Source: an optimization exercise on an open RTL-to-GDS flow (aim: small area). Production flows keep margins and buffers that such runs may drop. The RTL was checked by simulation tests, not by an equivalence proof against the original design. No activity file was given, so power comes from the tool's default toggle rates.

### flow/design.v
module LCDController
  (
    input           clk,
    input           rst,
    output [3:0]    o_lcd_db,
    output          o_lcd_e,
    output          o_lcd_rs,
    output          o_lcd_rw
  );
    parameter 
    clock           =       100000000,
    ms_15           =       1500000,  
    us_50           =       5000,     
    ms_2            =       200000;   
  localparam [4:0]
             idle    =   5'b00000,
             step_01 =   5'b00001,
             step_02 =   5'b00010,
             step_03 =   5'b00011,
             step_04 =   5'b00100,
             step_05 =   5'b00101,
             step_06 =   5'b00110,
             step_07 =   5'b00111,
             step_08 =   5'b01000,
             step_09 =   5'b01001,
             step_10 =   5'b01010,
             step_11 =   5'b01011,
             step_12 =   5'b01100,
             step_13 =   5'b01101,
             step_14 =   5'b01110,
             step_15 =   5'b01111,
             step_16 =   5'b10000,
             step_17 =   5'b10001,
             step_18 =   5'b10010,
             step_19 =   5'b10011,
             step_20 =   5'b10100,
             step_21 =   5'b10101,
             step_22 =   5'b10110,
             step_23 =   5'b10111,
             step_24 =   5'b11000,
             step_25 =   5'b11001,
             step_26 =   5'b11010,
             step_27 =   5'b11011,
             step_28 =   5'b11100,
             step_29 =   5'b11101,
             step_30 =   5'b11110;
    reg [3:0]   cols;
    reg [4:0]   state;
    reg [23:0]  counter;
    reg [6:0]   lcd_state;
    reg [7:0]   message;
    always @(*) begin
        case (cols)
        4'd0:  message = 8'h46;   
        4'd1:  message = 8'h50;   
        4'd2:  message = 8'h47;   
        4'd3:  message = 8'h41;   
        4'd4:  message = 8'h20;  
        4'd5:  message = 8'h64;   
        4'd6:  message = 8'h64;   
        4'd7:  message = 8'h41;   
        4'd8:  message = 8'h70;   
        4'd9:  message = 8'h70;   
        4'd10: message = 8'h2d;   
        4'd11: message = 8'h31;   
        4'd12: message = 8'h30;   
        default: message = 8'h00;
        endcase
    end
    assign o_lcd_db = lcd_state[3:0];
    assign o_lcd_e  = lcd_state[6];
    assign o_lcd_rs = lcd_state[5];
    assign o_lcd_rw = lcd_state[4];
  always @(posedge clk)
  begin
   if (rst) begin
    counter<=0;
    state<=idle;
    cols<=0;
    lcd_state<=0;
   end else begin
    counter<=counter+1;
    case (state)
    idle:
    begin
      if(counter==ms_15*2)
      begin
        counter<=0;
        state<=step_02;
      end
    end
    step_01:
      begin
        lcd_state <= 7'b1000010;
        if(counter==ms_2*2)
        begin
          counter<=0;
          state<=step_02;
        end
      end
    step_02:
      begin
        lcd_state <= 7'b0000010;
        if(counter==ms_2*2)
        begin
          counter<=0;
          state<=step_03;
        end
      end
    step_03:
      begin
        lcd_state <= 7'b1001100;
        if(counter==us_50)
        begin
          counter<=0;
          state<=step_04;
        end
      end
    step_04:
      begin
        lcd_state <= 7'b0001100;
        if(counter==us_50)
        begin
          counter<=0;
          state<=step_05;
        end
      end
  step_05:
    begin
      lcd_state <= 7'b1001000;
      if(counter==us_50)
      begin
        counter<=0;
        state<=step_06;
      end
    end
  step_06:
      begin
        lcd_state <= 7'b0000010;
        if(counter==us_50)
        begin
          counter<=0;
          state<=step_07;
        end
      end
    step_07:
      begin
        lcd_state <= 7'b1000000;
        if(counter==us_50)
        begin
          counter<=0;
          state<=step_08;
        end
      end
    step_08:
      begin
        lcd_state <= 7'b0000000;
        if(counter==us_50)
        begin
          counter<=0;
          state<=step_09;
        end
      end
    step_09:
      begin
        lcd_state <= 7'b1001100;
        if(counter==us_50)
        begin
          counter<=0;
          state<=step_10;
        end
      end
    step_10:
      begin
        lcd_state <= 7'b0001100;
        if(counter==us_50)
        begin
          counter<=0;
          state<=step_11;
        end
      end
    step_11:
      begin
        lcd_state <= 7'b1000000;
        if(counter==us_50)
        begin
          counter<=0;
          state<=step_12;
        end
      end
    step_12:
      begin
        lcd_state <= 7'b0000000;
        if(counter==us_50)
        begin
          counter<=0;
          state<=step_13;
        end
      end
    step_13:
      begin
        lcd_state <= 7'b1000001;
        if(counter==ms_2)
        begin
          counter<=0;
          state<=step_14;
        end
      end
    step_14:
      begin
        lcd_state <= 7'b0000001;
        if(counter==ms_2)
        begin
          counter<=0;
          state<=step_15;
        end
      end
    step_15:
      begin
        lcd_state <= 7'b1000000;
        if(counter==us_50)
        begin
          counter<=0;
          state<=step_16;
        end
      end
    step_16:
      begin
        lcd_state <= 7'b0000000;
        if(counter==us_50)
        begin
          counter<=0;
          state<=step_17;
        end
      end
    step_17:
      begin
        lcd_state <= 7'b1000110;
        if(counter==us_50)
        begin
          counter<=0;
          state<=step_18;
        end
      end
    step_18:
      begin
        lcd_state <= 7'b0000110;
        if(counter==us_50)
        begin
          counter<=0;
          state<=step_19;
        end
      end
    step_19:
      begin
        lcd_state <= {3'b110,message[7:4]};
        if(counter==us_50)
        begin
          counter<=0;
          state<=step_20;
        end
      end
    step_20:
      begin
        lcd_state <= {3'b010,message[7:4]};
        if(counter==us_50)
        begin
          counter<=0;
          state<=step_21;
        end
      end
    step_21:
      begin
        lcd_state <= {3'b110,message[3:0]};
        if(counter==us_50)
        begin
          counter<=0;
          state<=step_22;
        end
      end
    step_22:
      begin
        lcd_state <= {3'b010,message[3:0]};
        if(counter==us_50)
        begin
          counter<=0;
          state<=step_23;
        end
      end
    step_23:
      begin
        if(cols==4)begin
          lcd_state<=7'b1001100;
          if(counter==us_50) begin
            counter<=0;
            state<=step_24;
          end
        end else begin
            state<=step_27;
        end
      end
    step_24:
      begin
        lcd_state <= 7'b0001100;
        if(counter==us_50)
        begin
          counter<=0;
          state<=step_25;
        end
      end
    step_25:
      begin
        lcd_state <= 7'b1000000;
        if(counter==us_50)
        begin
          counter<=0;
          state<=step_26;
        end
      end
    step_26:
      begin
        lcd_state <= 7'b0000000;
        if(counter==us_50)
        begin
          counter<=0;
          state<=step_27;
        end
      end
    step_27:
      begin
        if(cols<12) begin
          cols<=cols+1;
          state<=step_19;
          counter<=0;
        end else begin
          if(cols>14)
          begin
            cols<=0;
          end
          state<=step_27;
          counter<=0;
        end
      end
    endcase
   end
  end
endmodule
### flow/run.sh
#!/bin/bash
# synth_recipe.tcl (not shown) runs the flow's synth.tcl, then flattens the netlist and writes it again
# the make line also repeats each setting of config.mk as NAME=value (left out here)
make -C /OpenROAD-flow-scripts/flow DESIGN_CONFIG=/design/flow/config.mk WORK_HOME=/design/flow/orfs CLKGATE_MAP_FILE= SYNTH_SCRIPT=/design/flow/synth_recipe.tcl finish
### flow/config.mk
export PLATFORM = sky130hd
export DESIGN_NAME = LCDController
export DESIGN_NICKNAME = LCDController
export VERILOG_FILES = /design/flow/design.v
export SDC_FILE = /design/flow/constraint.sdc
export NUM_CORES = 4
export LEC_CHECK = 0
export CAP_MARGIN = 20
export CORE_MARGIN = 2
export CORE_UTILIZATION = 40
export SLEW_MARGIN = 20
### flow/constraint.sdc
create_clock -name core_clock -period 10.0 [get_ports {clk}]
set_input_delay 2.0000 -clock core_clock [delete_from_list [all_inputs] [get_ports {clk}]]
set_output_delay 2.0000 -clock core_clock [all_outputs]
set_load 0.01 [all_outputs]
Figure 1. Supply network.
The bar under the picture is 20 um long. Pins as bars on the die edge. Tap cells in grey.
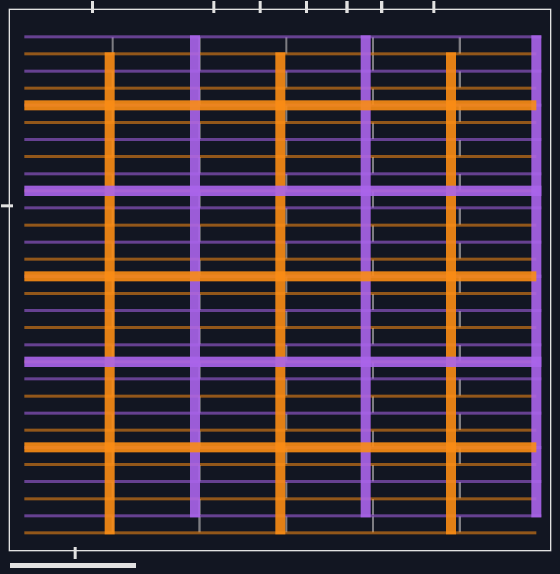
colour	net
purple	VDD
orange	VSS
tap cells	77
met1 rails	30
signal pins	9
met5 straps	5
rows	29
maximum vdd drop: 0.0590 mV
Core Area: 6420 sq um

Figure 2. Placement by cell class.
The bar under the picture is 20 um long.
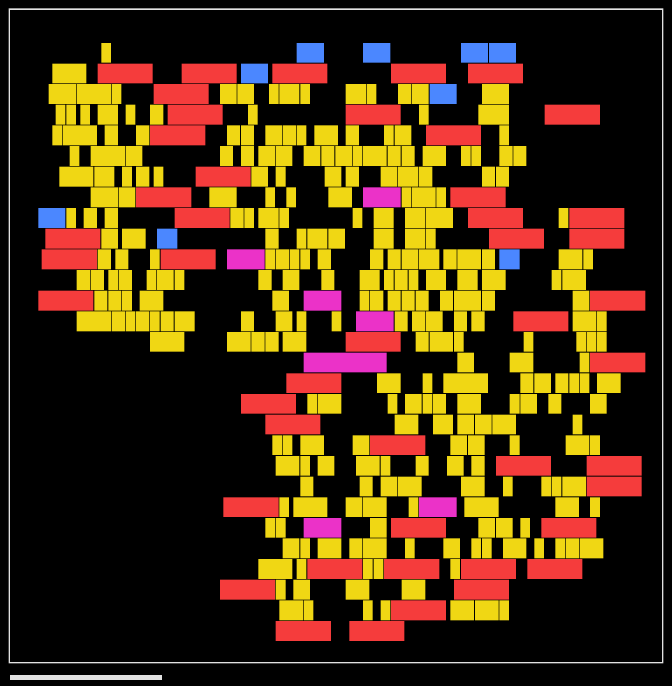
colour	class	cells
red	registers	46
magenta	clock drivers and dummy loads	7
blue	remaining buffers and delay cells	9
yellow	remaining logic cells	280
proportion of cell area occupied by registers: 0.321
fin util: 0.446
FP Rows: 29
post-route cell area: 2870 sq um

Figure 3. Clock network drawn from the DEF.
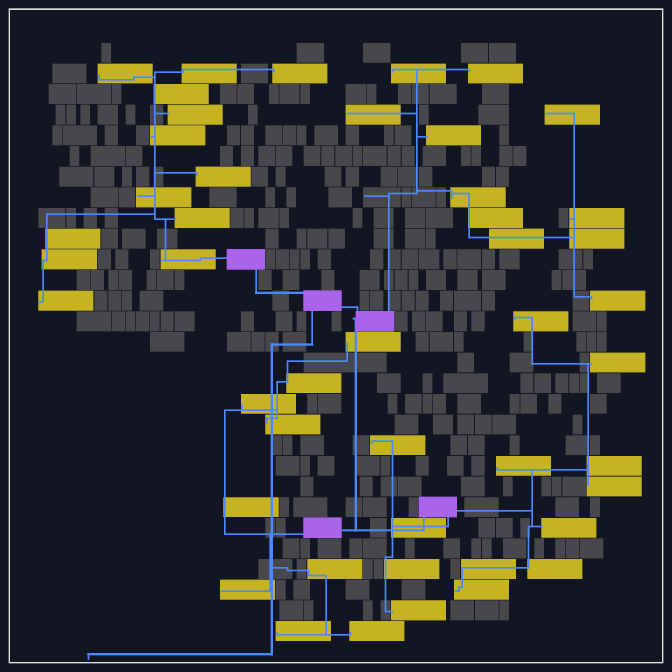
[yellow] flip-flops | count: 46
[blue] clock wires | length: 593 um
[purple] clock-net drivers | count: 5
routed clock nets	6
Final Skew: 0.00701 ns
Clk pwr share: 0.318
Clk. pwr: 141 uW

Figure 4. Signal wires by layer.
The bar under the picture is 20 um long.
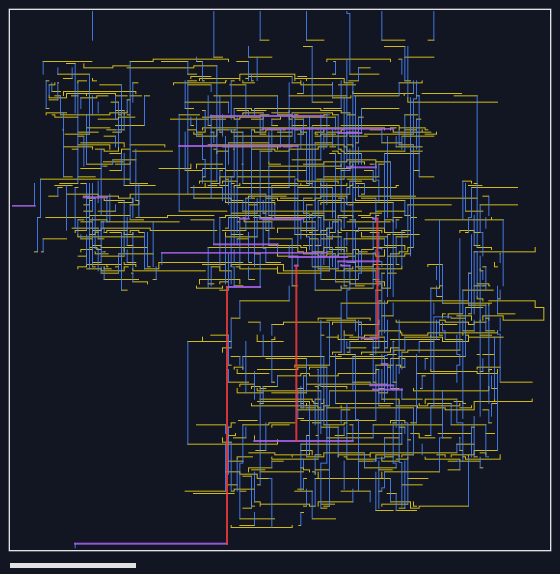
colour	layer	wire length
yellow	M1	2810 um
purple	M3	192 um
blue	M2	2430 um
red	M4	87.7 um
Routed Wire Length: 5520 um
Routed WL per cell: 13.2 um
routed vias: 2296
Tot GR Track Use: 0.158

Figure 5. The clock network.
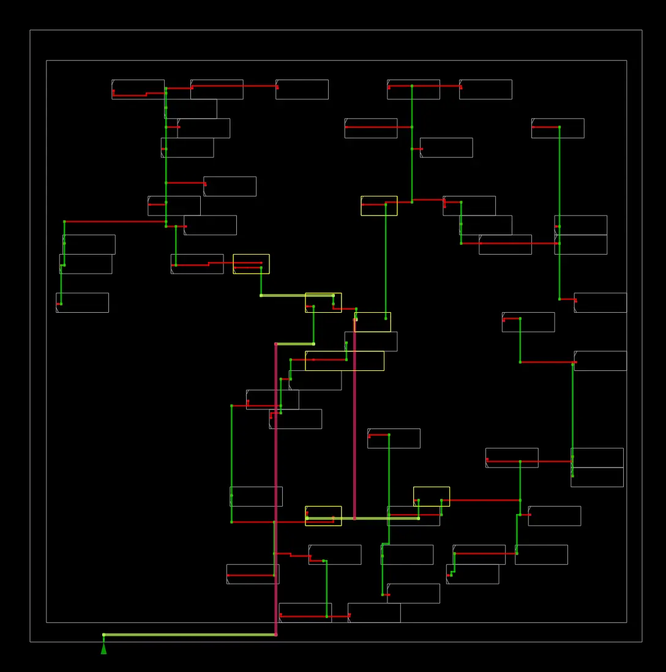
FF+latch count: 46
number of buffers created by CTS: 5
clock buffers: 6

-- layout by cell type (no fill, tap or decap), drive strengths merged, types with 8 or more instances in the layout --
master / netlist / final
nor2: 50 / 50
nor3: 8 / 8
nand3: 16 / 16
o21ai: 22 / 22
inv: 20 / 20
ha: 9 / 9
nand4: 14 / 14
xnor2: 11 / 11
nand2: 24 / 24
a21oi: 21 / 21
xor2: 16 / 16
dfxtp: 46 / 46
-- critical path: stages --
cell	delay, ns
clkdlybuf4s50_1	0.85
a31oi_1	0.08
o21ai_1	0.29
inv_1	0.18
ha_1	0.25
inv_1	0.05
a21oi_1	0.05
a31oi_1	0.17
-- per-stage QoR --
| step | hold WS [ns] | power (uW) |
|---|---|---|
| after floorplan | 0.426 | 279 |
| after global placement | 0.442 | 307 |
| after detailed placement | 0.451 | 307 |
| after CTS | 0.470 | 449 |
| after global routing | 0.503 | 469 |
| final | 0.468 | 443 |
-- Yosys cell counts, types with 2 or more instances --
cell       n  area share
o21ai_0   20       0.037
or3_1      2      0.0047
xnor2_1   11       0.036
nor2_1    50       0.070
o21ai_1    2      0.0037
and2_1     3      0.0070
nor3_1     8       0.015
ha_1       9       0.042
a21oi_1   21       0.039
or4_1      5       0.014
o22ai_1    3      0.0070
buf_4      3      0.0084
buf_2      3      0.0056
nor2b_1    4      0.0093
a311oi_1   2      0.0065
nand4b_1   3      0.0098
nand3b_1   2      0.0056
o31ai_1    3      0.0084
a21o_1     2      0.0056
nand4_1   14       0.033
inv_1     20       0.028
nand2b_1   6       0.014
a31oi_1    5       0.012
and3_1     3      0.0070
xor2_1    16       0.052
clkbuf_1  18       0.025
a211oi_1   4       0.011
nand2_1   24       0.034
mux2i_1    3       0.011
dfxtp_1   46        0.34
or2_2      2      0.0047
nand3_1   16       0.030
-- worst paths after layout --
| path | to | slack (ns) |
|---|---|---|
| hold reg to reg | counter[0] | 0.47 |
| setup / recovery | message[5] | 6.29 |
| hold / removal | counter[0] | 0.47 |
| setup reg to reg | state[1] | 7.38 |
-- flip-flops by register name, indices dropped and copies added (netlist names) --
| name | count |
|---|---|
| counter | 24 |
| message | 7 |
| lcd_state | 6 |
| state | 5 |
| cols | 4 |
-- cells by family after synthesis --
family,Yosys count,synth area share
and+or+nand+nor,147,0.274
other,1,0.00140
AOI/OAI and AO/OA,72,0.168
xor gates and xnor gates,27,0.0882
muxes,3,0.0112
buffers and inverters,45,0.0686
adders and majority gates,10,0.0457
DFF,46,0.343
-- power by group through the flow --
stage	sequential [uW]	combinational, uW	clock (uW)
2_1_floorplan	211	68.3	0
3_3_place_gp	218	89.0	0
3_5_place_dp	218	88.9	0
4_1_cts	214	88.9	146
5_1_grt	217	97.8	154
6_report	214	88.2	141
-- area by class of cell --
class	count	area (sq um)	share of cell area
well taps	77	96.3	0.0336
clock buffers	6	82.6	0.0288
clock inverters	1	30.0	0.0105
repair buffers	9	85.1	0.0297
flip-flops and latches	46	921	0.321
inverters	20	75.1	0.0262
multi-input cells	260	1580	0.550
-- metal layers --
metal | vias up | GRT usage | routed length (um)
li1 | 1198 | - | -
met1 | 1049 | 0.223 | 2810
met2 | 43 | 0.242 | 2430
met3 | 6 | 0.0241 | 192
met4 | 0 | 0.0577 | 87
met5 | - | 0 | 0
==> impl_metrics.csv <==
group,metric,value,unit
outcome,status,"finished clean",
setup_path,crit_start,"rst",
drt,via_per_inst,5.48,
sta,fin_ws,6.29,ns
yosys,yosysUniqueCellTypes,50,
yosys,async_flop_share,0,
setup_path,crit_path_start_kind,"input pin",
sta,final_max_slew_viol_count,0,
cts,ctsRootBufferMaster,"clkbuf_8",
cts,postCtsSetupRepairBufs,0,
power_and_ir_drop,leakage,0.00101,uW
die,initial_core_util,0.417,
die,ios,9,
yosys,syn-num-nets,362,
setup_path,path_class,"in -> reg",
power_and_ir_drop,p_int,316,uW
setup_path,critPathMaxFanout,17,
placed_design,place_ws,6.00,ns
drt,drt-initial-drc-count,164,
layout,area_delta_synth_final,6.91,%
cts,h-tree-depth,2,
cts,cts_tree,"built",
grt,antenna_found_initial,0,
grt,first_global_vias,2134,
cts,ctsHoldBuffers,0,
placed_design,gp_congestion,0.894,
setup_path,worstPathArrival,3.92,ns
cts,cts_resized,0,
layout,fillers,651,
sta,tightest_slew,0.734,ns
power_and_ir_drop,combPwrFrac,0.199,
sta,slew_headroom,0.510,
grt,grt_pass1_wl,9580,um
yosys,synthFlopType,"dfxtp_1",
cts,clkSinkCount,46,
drt,drt.antenna.violating_nets,0,
setup_path,timing.rr.start,"state[1]",
placed_design,numPortBuffers,7,
sta,min_period,3.71,ns
worst_hold_path,min_from,"counter[0]",
sta,clock.fmax,270,MHz
setup_path,cp-end-kind,"flip-flop",
setup_path,r2r_cells,6,
layout,layout.nets,353,
grt,grt_overflow,0,
yosys,synth_area,2680,sq um
yosys,avgSynthCellArea,7.64,sq um
drt,dr.pass1.iters,4,
sta,rsz0062_at_grt,"false",
yosys,synth-seq-cells,46,
drt,drc_errors,0,
placed_design,dpl_cell_area,2750,sq um
sta,finalSetupViolations,0,
power_and_ir_drop,switching_share,0.287,
yosys,yosysWarnings,1,
placed_design,placed_cells,412,
sta,fin_crit_sh,0.371,
sta,fin_setup_tns,0,ns

-- re-timing with driven ports --
How much do the figures lean on ideal ports? The routed layout below was timed once more, with nothing changed but the port constraints. Step 1 assumes that a clkbuf_16 drives the clock port and a buf_2 every other input. Step 2 adds t to the input delays and takes it off the output delays; t is the mean of the earliest and latest rising clock arrival at the registers after step 1. Input paths then give back, and output paths get back, about the clock's delay inside the block. Three values: ideal ports, drivers, drivers and shift; two values: the first two.
t (ns): 0.319
slack for setup (ns): 6.295 / 6.299 / 5.981
latest minus earliest clock arrival (ns): 0.007 / 0.007
worst slew at a driven data input, ns: 0.03
pins driven straight from the clock port: 1
After both steps setup and hold are still met in this run. For this run, drivers alone change the setup slack by +0.004 ns; drivers and shift together by -0.314 ns.
